This is an optimization exercise on Yosys and OpenROAD, whose aim is small area, a short achievable clock period and few clock cycles per item, not a production implementation. At most, simulation tests tie the RTL to the original design; equivalence was not proved. Not every run is shown, and edits may drop behaviour that the tests do not exercise. No functional check of the RTL was part of run 2.

==> flow/design.v <==
module CLA(
	input[3:0]	in1	,
	input[3:0]	in2	,
	input		cin	,
	output		cout,
	output[3:0]	s	
);
wire[3:0]	p,g;
wire[4:0]	c_temp;
assign	p=in1^in2;
assign	g=in1&in2;
assign	c_temp[0] = cin;
assign	cout = c_temp[4];
assign	s = p^c_temp[3:0];
assign	c_temp[1] = g[0]|(p[0]&c_temp[0]);
assign	c_temp[2] = g[1]|(p[1]&(g[0]|(p[0]&c_temp[0])));
assign	c_temp[3] = g[2]|(p[2]&(g[1]|(p[1]&(g[0]|(p[0]&c_temp[0])))));
assign	c_temp[4] = g[3]|(p[3]&(g[2]|(p[2]&(g[1]|(p[1]&(g[0]|(p[0]&c_temp[0])))))));
endmodule
module CLA_64bits(
	input[63:0]		in1,
	input[63:0]		in2,
	input			cin,
	output[63:0]	res
);
	wire[16:0]	select;
	wire[16:0]	c_temp1,c_temp2;
	wire[63:0]	s_temp1,s_temp2;
	genvar	i;
	generate
		for(i=0;i<16;i=i+1)
		begin:CLA_inst
			if(i==0)begin
				CLA CLA_0(
					.in1	(in1[3:0]),
					.in2	(in2[3:0]),
					.cin	(cin),
					.cout	(select[1]),
					.s	    (s_temp1[3:0])
				);
				assign	res[3:0] = s_temp1[3:0];
			end
			else begin
				CLA CLA_c0(
					.in1	(in1[4*i+3:4*i]),
					.in2	(in2[4*i+3:4*i]),
					.cin	(1'b0),
					.cout	(c_temp1[i+1]),
					.s	    (s_temp1[4*i+3:4*i])
				);
				CLA CLA_c1(
					.in1	(in1[4*i+3:4*i]),
					.in2	(in2[4*i+3:4*i]),
					.cin	(1'b1),
					.cout	(c_temp2[i+1]),
					.s	    (s_temp2[4*i+3:4*i])
				);
				assign	select[i+1]  = select[i]?c_temp2[i+1]:c_temp1[i+1];
				assign	res[4*i+3:4*i] = select[i]?s_temp2[4*i+3:4*i]:s_temp1[4*i+3:4*i];
			end
		end
	endgenerate
endmodule
module compressor4_2(
	input	i1		,
	input	i2		,
	input	i3		,
	input	i4		,
	input	cin		,
	output	cout	,
	output  C		,
	output	S
);
  wire s_temp = i1^i2^i3^i4;
  assign S  = cin^s_temp;
  assign cout = (i1|i2) & (i3|i4);
  assign C  = (cin&s_temp) | ~(s_temp | ~((i1&i2) | (i3&i4)));
endmodule
module	pp_compressor4_2(
	input[63:0]		i1	,
	input[63:0]		i2	,
	input[63:0]		i3	,
	input[63:0]		i4	,
	output[63:0]	C	,
	output[63:0]	S	
);
	wire[63:0]	C_comb;
	wire[63:0]	S_comb;
	wire[64:0]	c_temp_append;
	assign	c_temp_append[0] = 1'b0;
	genvar i;
	generate
	for(i=0;i<64;i=i+1)
		begin:compressor4_2_inst
			compressor4_2 u_compressor4_2(
				.i1		(i1[i]),
				.i2		(i2[i]),
				.i3		(i3[i]),
				.i4		(i4[i]),
				.cin	(c_temp_append[i]),
				.cout	(c_temp_append[i+1]),
				.C		(C_comb[i]),
				.S      (S_comb[i])
			);
		end
	endgenerate
	assign	C = {C_comb,1'b0};
	assign	S = S_comb;
endmodule
module booth_ctrl(
	input [32:0]		A,
	output[16:0]        set0,
	output[16:0]        inv,
	output[16:0]    	X2
);
	wire[34:0]	ext_data = {1'b0,A,1'b0}; 
	wire[2:0]	code[16:0];
	genvar	i;
	generate
		for(i=0;i<=16;i=i+1)
		begin:encoder
			assign code[i] = ext_data[2*i+2:2*i];
		end
	endgenerate
	genvar j;
	generate
		for(j=0;j<=16;j=j+1)
		begin:ctrl_signal
			assign	set0[j] = (code[j]==3'b000)|(code[j]==3'b111);
			assign	inv[j]	= (((~code[j][0])|(~code[j][1]))&(code[j][2])); 
			assign	X2[j]   = (code[j]==3'b011)|(code[j]==3'b100);
		end
	endgenerate
endmodule
module pp_generator(
	input 			   clk	,
	input			   rst_n,
	input [32:0]	   data_i,
	input [16:0]       set0	,	
	input [16:0]       inv	,	
	input [16:0]       X2	,
	input			valid_i,
	output			ready_o,
	input			ready_i,
	output			valid_o,
	output reg[63:0]       pp0	,
	output reg[63:0]       pp1	,
	output reg[63:0]       pp2	,
	output reg[63:0]       pp3	,
	output reg[63:0]       pp4	,
	output reg[63:0]       pp5	,
	output reg[63:0]       pp6	,
	output reg[63:0]       pp7	,
	output reg[63:0]       pp8	,
	output reg[63:0]       pp9	,
	output reg[63:0]       pp10	,
	output reg[63:0]       pp11	,
	output reg[63:0]       pp12	,
	output reg[63:0]       pp13	,
	output reg[63:0]       pp14	,
	output reg[63:0]       pp15	,
	output reg[63:0]	   pp16
);
	assign		ready_o = ready_i;
	reg			valid_r;
	always @(posedge clk or negedge rst_n) begin
		if(!rst_n)begin
			valid_r<=1'b0;
		end
		else if(ready_o)begin
			valid_r<=valid_i;
		end
	end
	wire[63:0]  pp_temp[16:0];
	wire[33:0]  data;
	assign	data = {data_i[32],data_i};
	genvar	i;
	generate
		for(i=0;i<=16;i=i+1)
		begin:pp_gen
			assign pp_temp[i] = {64{((~set0[i])&(~inv[i])&(~X2[i]))}}&({{30{data[33]}},data})
							|   {64{((inv[i])&(~X2[i]))}}&((~({{30{data[33]}},data}))+64'b1)
							|   {64{((~inv[i])&(X2[i]))}}&({{30{data[33]}},data<<1})
							|	{64{((inv[i])&(X2[i]))}}&((~({{30{data[33]}},data<<1}))+64'b1)
							|   {64{(set0[i])}}&(64'b0)
							;
		end
	endgenerate
	always@(posedge clk or negedge rst_n)begin
		if(!rst_n)begin
			{pp0,pp1,pp2,pp3,pp4,pp5,pp6,pp7,pp8,pp9,pp10,pp11,pp12,pp13,pp14,pp15,pp16} <= 'b0;
		end
		else if(ready_o&valid_i)begin
			pp0	 <= pp_temp[0];
			pp1	 <= {pp_temp[1]<<2};
			pp2	 <= {pp_temp[2]<<4};
			pp3	 <= {pp_temp[3]<<6};
			pp4	 <= {pp_temp[4]<<8};
			pp5	 <= {pp_temp[5]<<10};
			pp6	 <= {pp_temp[6]<<12};
			pp7	 <= {pp_temp[7]<<14};
			pp8	 <= {pp_temp[8]<<16};
			pp9	 <= {pp_temp[9]<<18};
			pp10 <= {pp_temp[10]<<20};	
			pp11 <= {pp_temp[11]<<22};	
			pp12 <= {pp_temp[12]<<24};	
			pp13 <= {pp_temp[13]<<26};	
			pp14 <= {pp_temp[14]<<28};	
			pp15 <= {pp_temp[15]<<30};
			pp16 <= {pp_temp[16]<<32};			
		end
	end
	assign		valid_o	= valid_r;
endmodule
module booth_multiplier(
	input			clk,
	input			rst_n,
	input [32:0]	data1,
	input [32:0]	data2,
	input			valid_i,
	output			ready_o,
	input			ready_i,
	output			valid_o,
	output [63:0] 	res
);
	wire[16:0]        set0; 
	wire[16:0]        inv; 
	wire[16:0]    	  X2; 
	wire[63:0]	pp0	;		
	wire[63:0]	pp1	;		
	wire[63:0]	pp2	;		
	wire[63:0]	pp3	;		
	wire[63:0]	pp4	;		
	wire[63:0]	pp5	;		
	wire[63:0]	pp6	;		
	wire[63:0]	pp7	;		
	wire[63:0]	pp8	;		
	wire[63:0]	pp9	;		
	wire[63:0]	pp10;		
	wire[63:0]	pp11;		
	wire[63:0]	pp12;		
	wire[63:0]	pp13;		
	wire[63:0]	pp14;		
	wire[63:0]	pp15;	
	wire[63:0]	pp16;	
booth_ctrl u_booth_ctrl(
	.A		(data2),
	.set0	(set0),
	.inv	(inv),
	.X2     (X2)
);
wire		ready_r1,valid_r1;
pp_generator u_pp_generator(
	.clk	(clk),
	.rst_n	(rst_n),
	.data_i	(data1),
	.valid_i(valid_i),
	.ready_o(ready_o),
	.ready_i(ready_i),
	.valid_o(valid_o),
	.set0	(set0),	
	.inv	(inv),	
	.X2		(X2),
	.pp0	(pp0),
	.pp1	(pp1),
	.pp2	(pp2),
	.pp3	(pp3),
	.pp4	(pp4),
	.pp5	(pp5),
	.pp6	(pp6),
	.pp7	(pp7),
	.pp8	(pp8),
	.pp9	(pp9),
	.pp10	(pp10),
	.pp11	(pp11),
	.pp12	(pp12),
	.pp13	(pp13),
	.pp14	(pp14),
	.pp15	(pp15),
	.pp16	(pp16)
);
	wire[63:0]	c0_stage1,c1_stage1,c2_stage1,c3_stage1;
	wire[63:0]	s0_stage1,s1_stage1,s2_stage1,s3_stage1;
pp_compressor4_2 pp_compressor4_2_s10(
	.i1	(pp0),
	.i2	(pp1),
	.i3	(pp2),
	.i4	(pp3),
	.C	(c0_stage1),
	.S	(s0_stage1)
);
pp_compressor4_2 pp_compressor4_2_s11(
	.i1	(pp4),
	.i2	(pp5),
	.i3	(pp6),
	.i4	(pp7),
	.C	(c1_stage1),
	.S	(s1_stage1)
);
pp_compressor4_2 pp_compressor4_2_s12(
	.i1	(pp8),
	.i2	(pp9),
	.i3	(pp10),
	.i4	(pp11),
	.C	(c2_stage1),
	.S	(s2_stage1)
);
pp_compressor4_2 pp_compressor4_2_s13(
	.i1	(pp12),
	.i2	(pp13),
	.i3	(pp14),
	.i4	(pp15),
	.C	(c3_stage1),
	.S	(s3_stage1)
);
	wire[63:0]	c0_stage2,c1_stage2;
	wire[63:0]	s0_stage2,s1_stage2;
pp_compressor4_2 pp_compressor4_2_s20(
	.i1	(c0_stage1),
	.i2	(s0_stage1),
	.i3	(c1_stage1),
	.i4	(s1_stage1),
	.C	(c0_stage2),
	.S	(s0_stage2)
);
pp_compressor4_2 pp_compressor4_2_s21(
	.i1	(c2_stage1),
	.i2	(s2_stage1),
	.i3	(c3_stage1),
	.i4	(s3_stage1),
	.C	(c1_stage2),
	.S	(s1_stage2)
);
	wire[63:0]	c0_stage3;
	wire[63:0]	s0_stage3;
	wire[63:0]	CLA_res;
pp_compressor4_2 pp_compressor4_2_s3(
	.i1	(c0_stage2),
	.i2	(s0_stage2),
	.i3	(c1_stage2),
	.i4	(s1_stage2),
	.C	(c0_stage3),
	.S	(s0_stage3)
);
CLA_64bits CLA_64bits_s4(
	.in1(c0_stage3),
	.in2(s0_stage3),
	.cin(1'b0),
	.res(CLA_res)
);
	assign res = CLA_res+pp16;
endmodule
==> flow/run.sh <==
#!/bin/bash
# synth_recipe.tcl (not shown) runs the flow's synth.tcl, then flattens the netlist and writes it again
# the make line also repeats each setting of config.mk as NAME=value (left out here)
make -C /OpenROAD-flow-scripts/flow DESIGN_CONFIG=/design/flow/config.mk WORK_HOME=/design/flow/orfs CLKGATE_MAP_FILE= SYNTH_SCRIPT=/design/flow/synth_recipe.tcl finish
==> flow/config.mk <==
export PLATFORM = sky130hd
export DESIGN_NAME = booth_multiplier
export DESIGN_NICKNAME = booth_multiplier
export VERILOG_FILES = /design/flow/design.v
export SDC_FILE = /design/flow/constraint.sdc
export NUM_CORES = 4
export LEC_CHECK = 0
export CAP_MARGIN = 20
export CELL_PAD_IN_SITES_DETAIL_PLACEMENT = 2
export CELL_PAD_IN_SITES_GLOBAL_PLACEMENT = 2
export CORE_MARGIN = 2
export CORE_UTILIZATION = 30
export PLACE_DENSITY = 0.5
export SLEW_MARGIN = 20
==> flow/constraint.sdc <==
create_clock -name core_clock -period 32.0 [get_ports {clk}]
set_input_delay 6.4000 -clock core_clock [delete_from_list [all_inputs] [get_ports {clk}]]
set_output_delay 6.4000 -clock core_clock [all_outputs]
set_load 0.01 [all_outputs]
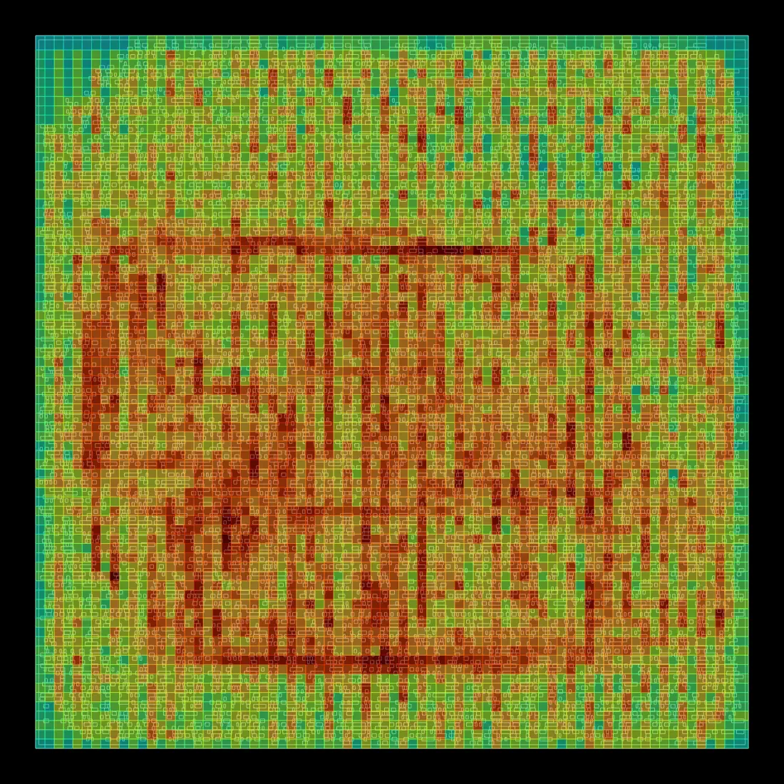
Figure 1: run 1, track usage over the die.
routing usage on met1: 0.439
grt met3 use: 0.0580

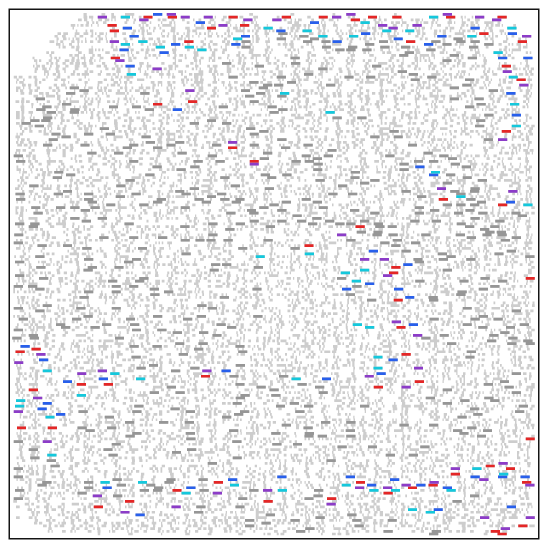
Figure 2: run 1, sequential cells grouped by signal name.
(1 px per um) Other sequential cells in the stronger grey, the rest of the logic in the fainter grey.
- cyan: u_pp_generator.pp3 (sequential cells 58; where spread over the die)
- purple: u_pp_generator.pp1 (sequential cells 62; where spread over the die)
- blue: u_pp_generator.pp2 (sequential cells 60; where spread over the die)
- red: u_pp_generator.pp0 (sequential cells 64; where spread over the die)
- not coloured: 573

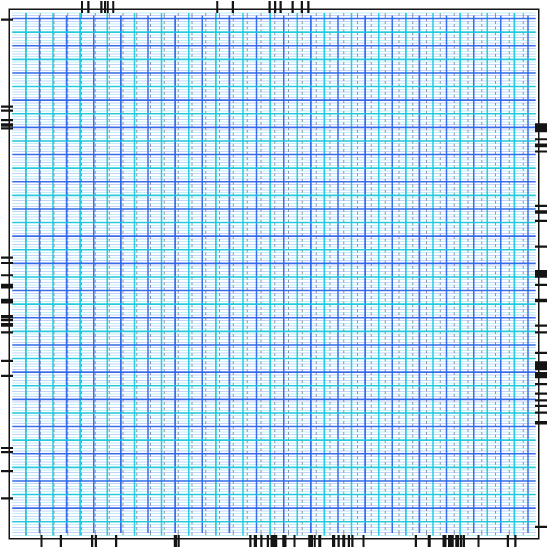
Figure 3: run 1, power grid.
(1 px per um) Pins as bars on the die edge. Tap cells in grey.
- cyan: VSS
- blue: VDD
- met5 straps: 38
- rows: 192

==> impl_metrics.env, run 1 <==
export IMPL_final_hold_violation_count=0
export IMPL_setup_ws_ns=2.67
export IMPL_cts_buffers_inserted=138
export IMPL_finalNonFillerCells=13422
export IMPL_cts_tree="yes"
export IMPL_end_kind="primary output"
export IMPL_layout_nets=10588
export IMPL_wl_per_cell_um=33.3
export IMPL_grtUsageTotal=0.314
export IMPL_final_core_util=0.336
export IMPL_firstDrtPassIters=5
export IMPL_grt_max_degree=164
export IMPL_postCtsSetupBuffers=0
export IMPL_holdPathStages=2
export IMPL_post_place_ws_ns=3.41
export IMPL_min_path_type="register to register"
export IMPL_synthFlopType="dfrtp_1"
export IMPL_synthesis_area_um2=82400
export IMPL_io_buffers=135
export IMPL_fin_crit_sh=0.917
export IMPL_report_final_setup_viol=0
export IMPL_cp_max_fo=3
export IMPL_synth_distinct_cells=94
export IMPL_cp_data_required_time_ns=25.60
export IMPL_cp_start_kind="register"
export IMPL_io_pins=136
export IMPL_dp_cells=13172
export IMPL_critPathKind="register to primary output"
export IMPL_grt_antenna_before_repair=46
export IMPL_rows=192
export IMPL_path_common_cell="a21oi_1"
export IMPL_drt_drc_violations_left=0
export IMPL_layout_commonest_cell="nor2_1"
export IMPL_grt_pass1_wl_mm=635
export IMPL_rsz0062_at_grt="no"
export IMPL_final_setup_tns_ns=0
export IMPL_slowest_stage="fa_1"
export IMPL_cts_sinks=817
export IMPL_fmax_ghz=0.0341
export IMPL_outcome="complete, no violations"
export IMPL_avgSynthCellArea_um2=8.24
export IMPL_tightestPinTransition_ns=1.29
export IMPL_clk_latency_ns=0.80
export IMPL_dp_hpwl_mm=314
export IMPL_fin_area_um2=91900
export IMPL_yosysTopAreaCellShare=0.248
export IMPL_ys_ff_latch=817
export IMPL_drive_gt1_frac=0.0922
export IMPL_maxCapViolations=0
Testbench counts for the RTL of run 1, summed over its fixed seeds: cycles 2,056, items 2,048.
[run 1: logic make-up (layout without fill, tap and decap cells)]
| kind of cell | Yosys count | after routing | share of synthesized area |
|---|---|---|---|
| other cells | 0 | 23 | 0 |
| buf+inv | 1640 | 1455 | 0.0764 |
| compound gates | 2920 | 2920 | 0.248 |
| xor+xnor | 1184 | 1184 | 0.128 |
| mux | 297 | 297 | 0.0377 |
| flops | 817 | 817 | 0.248 |
| fa+ha+maj | 794 | 794 | 0.122 |
| simple gates | 2343 | 2343 | 0.140 |
[run 1: cells in the mapped netlist, types with 23 or more instances]
cell type and number:
xor2_1 442, mux2i_1 191, nand3_1 47, o21ba_2 24, o21ai_0 335, nor4_1 97
mux2_2 106, o22ai_1 30, a311oi_1 49, xnor2_1 726, o221ai_1 91, a221o_1 128
a211oi_1 144, nand2b_1 40, buf_2 57, nor4b_1 106, or2_2 99, nor2_1 986
o221a_2 34, and2_1 53, or3_1 30, a21o_1 101, a211o_1 29, o21bai_1 60
inv_1 828, nor3b_1 105, a21boi_0 73, a221oi_1 503, and3_1 23, ha_1 777
buf_1 32, a21oi_1 829, a22oi_1 122, dfrtp_1 817, o21a_1 167, nor2b_1 179
o211ai_1 47, a31oi_1 49, nand2_1 391, clkbuf_1 707, nor3_1 126
[run 1: metal layers]
| layer | GRT usage | vias to the layer above | wire length [um] |
|---|---|---|---|
| li1 | - | 34830 | - |
| met1 | 0.439 | 42177 | 205000 |
| met2 | 0.481 | 2817 | 194000 |
| met3 | 0.0580 | 639 | 33000 |
| met4 | 0.102 | 14 | 15400 |
| met5 | 0.00554 | - | 267 |
[run 1: worst max-delay path, delay by kind of cell (launching register included)]
kind,cells,cell delay (ns)
adders and majority gates,20,8.16
AOI/OAI and AO/OA,33,7.32
xor gates and xnor gates,11,2.60
muxes,8,2.05
buffers and inverters,11,1.27
DFF,1,0.36
and+or+nand+nor,3,0.31
[run 1: registers in the layout, indices dropped and copies added, names as in the netlist, 38 cells and up]
name / flops
u_pp_generator.pp9: 46
u_pp_generator.pp1: 62
u_pp_generator.pp8: 48
u_pp_generator.pp7: 50
u_pp_generator.pp3: 58
u_pp_generator.pp10: 44
u_pp_generator.pp13: 38
u_pp_generator.pp0: 64
u_pp_generator.pp4: 56
u_pp_generator.pp12: 40
u_pp_generator.pp6: 52
u_pp_generator.pp5: 54
u_pp_generator.pp2: 60
u_pp_generator.pp11: 42
[run 1: final timing paths]
path	startpoint	endpoint	slack, ns
setup / recovery	u_pp_generator.pp0[5]$_DFFE_PN0P_	res[63]	2.67
hold / removal	u_pp_generator.pp0[0]$_DFFE_PN0P_	u_pp_generator.pp0[0]$_DFFE_PN0P_	0.47
setup reg to reg	u_pp_generator.pp15[33]$_DFFE_PN0P_	u_pp_generator.pp15[33]$_DFFE_PN0P_	30.94
hold reg to reg	u_pp_generator.pp0[0]$_DFFE_PN0P_	u_pp_generator.pp0[0]$_DFFE_PN0P_	0.47
max in group asynchronous	rst_n	u_pp_generator.pp11[41]$_DFFE_PN0P_	22.90
min in group asynchronous	rst_n	u_pp_generator.pp0[4]$_DFFE_PN0P_	5.49
[run 1: area by class of cell]
class | count | area, um2
clock inverter | 23 | 229
tap | 3589 | 4490
multi-input combinational | 7538 | 56300
fill | 30691 | 181000
sequential | 817 | 20400
timing repair buffer | 399 | 3230
inverter | 830 | 3120
antenna | 23 | 57.6
clock buffer | 203 | 4120
Figure 4. The worst timing path (run 1).
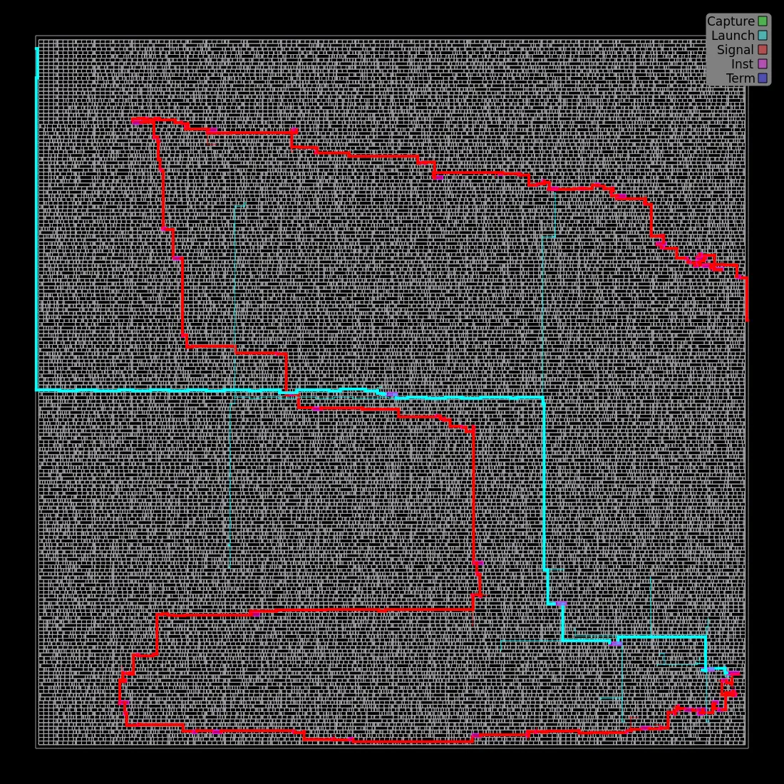

==> run 2: too many edits to list; what changed since run 1 <==
flow/design.v: 352 -> 2909 lines; modules unchanged: 0
  booth_multiplier: edited, 138 -> 50 lines
  mul33: new, 2851 lines
  fa: new, 4 lines
  ha: new, 4 lines
  removed: CLA, CLA_64bits, compressor4_2, pp_compressor4_2, booth_ctrl, pp_generator
==> module booth_multiplier as of run 2 <==
module booth_multiplier(
	input			clk,
	input			rst_n,
	input [32:0]	data1,
	input [32:0]	data2,
	input			valid_i,
	output			ready_o,
	input			ready_i,
	output			valid_o,
	output [63:0] 	res
);
	reg			va, vs, vr;
	reg [32:0]	a1, a2, s1, s2;
	reg [63:0]	r;
	wire [63:0]	prod;
	wire		r_free = ~vr | ready_i;
	wire		a_load = r_free | ~va;
	assign ready_o = ~vs;
	assign valid_o = vr;
	assign res = r;
	always @(posedge clk or negedge rst_n) begin
		if (!rst_n) begin
			va <= 1'b0;
			vs <= 1'b0;
			vr <= 1'b0;
		end else begin
			if (r_free)
				vr <= va;
			if (a_load)
				va <= vs | valid_i;
			if (vs)
				vs <= ~r_free;
			else
				vs <= valid_i & ~a_load;
		end
	end
	always @(posedge clk) begin
		if (a_load) begin
			a1 <= vs ? s1 : data1;
			a2 <= vs ? s2 : data2;
		end
		if (~vs) begin
			s1 <= data1;
			s2 <= data2;
		end
		if (r_free)
			r <= prod;
	end
	mul33 u_mul (.a(a1), .b(a2), .p(prod));
endmodule
==> module fa as of run 2 <==
module fa (input a, input b, input ci, output s, output co);
assign s = a ^ b ^ ci;
assign co = (a & b) | (a & ci) | (b & ci);
endmodule
==> module ha as of run 2 <==
module ha (input a, input b, output s, output co);
assign s = a ^ b;
assign co = a & b;
endmodule
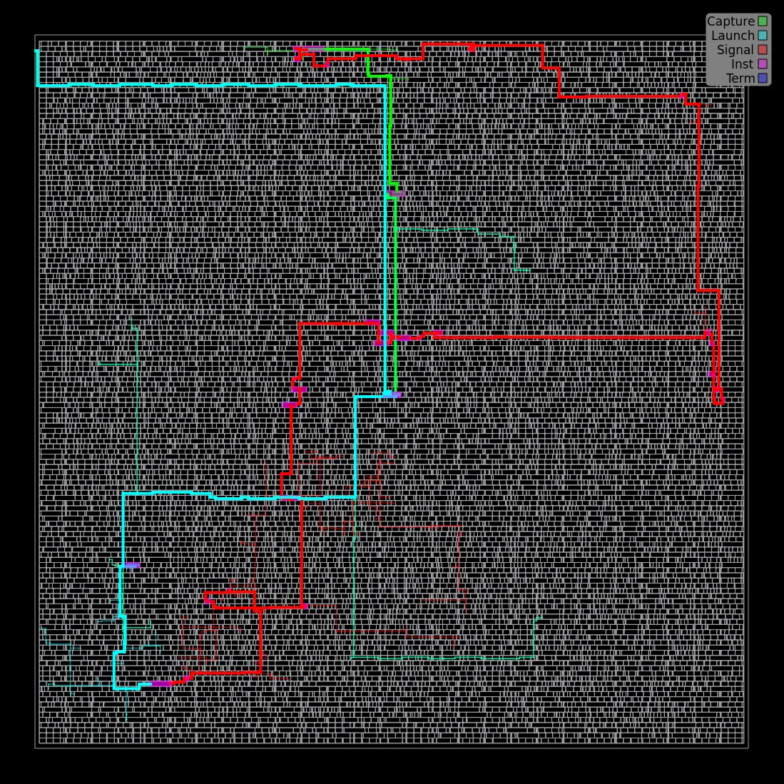
Figure 5: run 2, the worst timing path.
min cycle time layout: 9.52 ns
setup ws final: 22.48 ns
Final Core Density: 0.324
fin cells: 6817

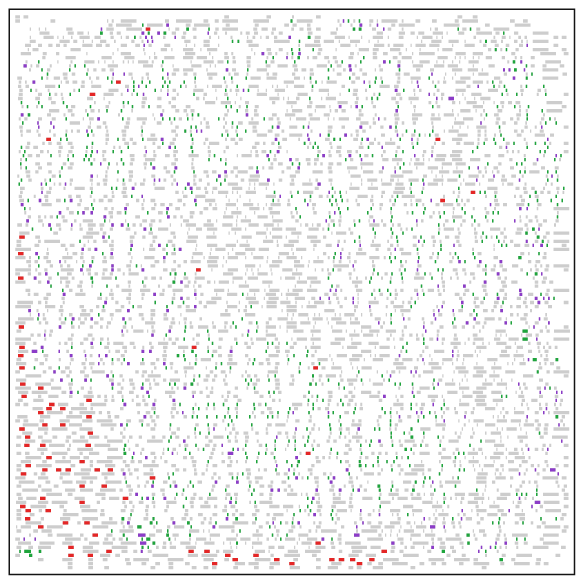
Figure 6: run 2, gate-type map.
(1.5 px per um)
- purple: nor cells (cells 381; where spread over the die)
- green: nand cells (cells 851; where spread over the die)
- red: mux cells (cells 77)
most common cell after layout, fill and taps aside: nand2_1
multi-input combinational area share: 0.713

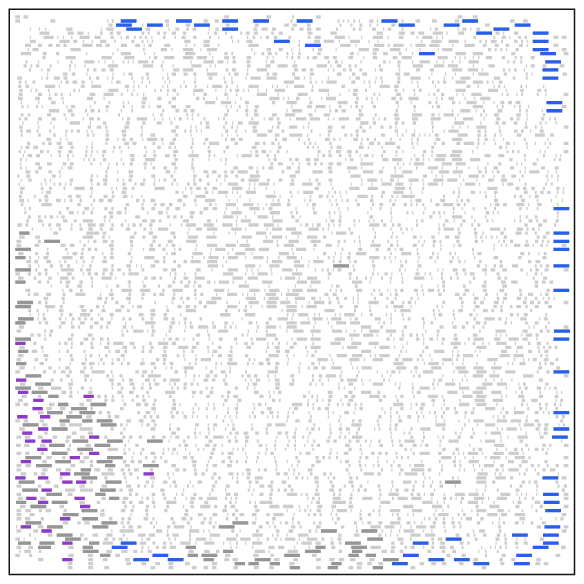
Figure 7: run 2, sequential cells grouped by signal name.
(1.5 px per um) Other sequential cells in the stronger grey, the rest of the logic in the fainter grey.
- blue: r (sequential cells 64; where spread over the die)
- purple: s1 (sequential cells 33; where lower left)
- not coloured: 102

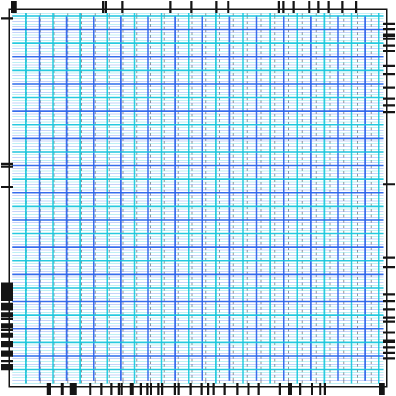
Figure 8: run 2, power grid.
(1 px per um) Pins as bars on the die edge. Tap cells in grey.
- cyan: VSS
- blue: VDD
- signal pins: 136
- tap cells: 1794
core area: 137000 um2
die width: 376 um
Vert. Die Dim: 376 um

==> impl_metrics.env, run 2 <==
export IMPL_cp_max_fo=52
export IMPL_maxCapViolations=0
export IMPL_avgSynthCellArea_um2=7.70
export IMPL_io_pins=136
export IMPL_grt_antenna_before_repair=11
export IMPL_tightestPinTransition_ns=1.08
export IMPL_drt_drc_violations_left=0
export IMPL_end_kind="register"
export IMPL_io_buffers=135
export IMPL_synth_most_common_cell="nand2_1"
export IMPL_rsz0062_at_grt="no"
export IMPL_post_place_ws_ns=22.54
export IMPL_fmax_ghz=0.105
export IMPL_grtUsageTotal=0.302
export IMPL_report_final_setup_viol=0
export IMPL_largest_register="r"
export IMPL_final_hold_violation_count=0
export IMPL_cts_tree="yes"
export IMPL_firstDrtPassIters=7
export IMPL_outcome="complete, no violations"
export IMPL_seq_area_frac_synth=0.128
export IMPL_grt_max_degree=176
export IMPL_synthesis_area_um2=41500
export IMPL_synthArstFlopShare=0.0151
export IMPL_ys_top_cells_by_count="nand2_1 (767), clkbuf_1 (568), inv_1 (515), fa_1 (482), a21oi_1 (420)"
export IMPL_drive_gt1_frac=0.0603
export IMPL_postCtsSetupBuffers=0
export IMPL_layout_nets=5644
export IMPL_cp_start_kind="register"
export IMPL_min_path_type="register to register"
export IMPL_synth_distinct_cells=82
export IMPL_rows=136
export IMPL_synthFlopType="edfxtp_1"
export IMPL_cts_buffers_inserted=17
export IMPL_slowest_stage="nor2_2"
export IMPL_dp_hpwl_mm=153
export IMPL_cts_sinks=199
export IMPL_grt_pass1_wl_mm=313
export IMPL_ys_ff_latch=199
export IMPL_clk_latency_ns=0.55
export IMPL_path_common_cell="fa_1"
export IMPL_final_setup_tns_ns=0
export IMPL_wl_per_cell_um=31.7
==> run 2: cell types whose count changed in the layout (fill, tap and decap cells not counted), sizes merged, moves of 181 or more <==
cell,previous run,this run
fa,17,482
xnor2,733,50
inv,830,526
nor2,993,201
xor2,442,43
ha,777,84
a221oi,503,90
a21oi,833,422
nand2,392,767
clkbuf,203,17
mux2i,191,10
maj3,0,224
dfrtp,817,3
==> run 2: final timing paths <==
check | slack (ns) | start | to
worst max-delay path | 22.48 | a2[3]$_DFFE_PP_ | r[61]$_DFFE_PN_
worst min-delay path | 0.48 | s1[2]$_DFF_P_ | s1[2]$_DFF_P_
worst max register to register | 22.48 | a2[3]$_DFFE_PP_ | r[61]$_DFFE_PN_
worst min register to register | 0.48 | s1[2]$_DFF_P_ | s1[2]$_DFF_P_
max in group asynchronous | 25.81 | rst_n | vs$_DFF_PN0_
min in group asynchronous | 6.04 | rst_n | vs$_DFF_PN0_
==> run 2: critical path: cells and delay by family, from the launching register on <==
kind	cells	cell delay, ns
DFF	1	0.35
AOI/OAI and AO/OA	7	2.53
and+or+nand+nor	5	1.44
buffers and inverters	6	1.43
xor gates and xnor gates	1	0.10
adders and majority gates	7	3.37
==> run 2: cells by family (layout without fill, tap and decap cells) <==
group	after synthesis	in the layout	share of synthesized area
AOI/OAI and AO/OA	1727	1727	0.274
muxes	77	77	0.0206
xor gates and xnor gates	93	93	0.0196
buffers and inverters	1215	849	0.110
other	0	2	0
adders and majority gates	790	790	0.312
and+or+nand+nor	1286	1286	0.136
DFF	199	199	0.128
==> run 2: cell type report <==
type | instances | area (um2)
repair buffers | 299 | 2660
well taps | 1794 | 2240
fillers | 15775 | 92800
clock inverters | 15 | 204
diodes | 2 | 5.00
inverters | 518 | 1940
flip-flops and latches | 199 | 5300
clock buffers | 17 | 425
multi-input cells | 3973 | 31700
==> run 2: routing by layer <==
layer / GRT usage / routed length [um] / vias up / share of wire
met1: 0.460 / 109000 / 21867 / 0.50
met4: 0.0693 / 4920 / 4 / 0.023
li1: - / - / 17891 / -
met3: 0.0352 / 11200 / 163 / 0.052
met5: 0 / 21 / - / 0.000097
met2: 0.450 / 91200 / 1085 / 0.42
==> run 2: stage by stage <==
step / std cells / area [um2]
after floorplan: 5387 / 41500
after global placement: 6783 / 43900
after detailed placement: 6783 / 43900
after CTS: 6815 / 44500
after global routing: 6815 / 44500
final: 6817 / 44500

-- port drivers added, routing unchanged --
How much do the figures lean on ideal ports? The routed layouts below were timed once more, with nothing changed but the port constraints.
Step 1 sets driving cells, clkbuf_16 on the clock port and buf_2 on the other inputs (assumed; they add their load-dependent delay and slew).
Step 2 times the ports against the registers' clock, not the clock port: input delays grow and output delays shrink by t, the midpoint of the rising clock arrivals with the driver on.
Slacks: no drivers / after step 1 / after step 2; pairs: no drivers / after step 1.
run | shift t [ns] | slack for setup (ns) | hold slack, ns | worst register clock-pin slew, ns
run 1 | 0.919 | 2.666 / 2.566 / 3.485 | 0.474 / 0.474 / 0.474 | 0.06 / 0.06
run 2 | 0.621 | 22.481 / 22.481 / 22.481 | 0.478 / 0.478 / 0.478 | 0.12 / 0.12
After both steps every run listed still meets setup and hold.
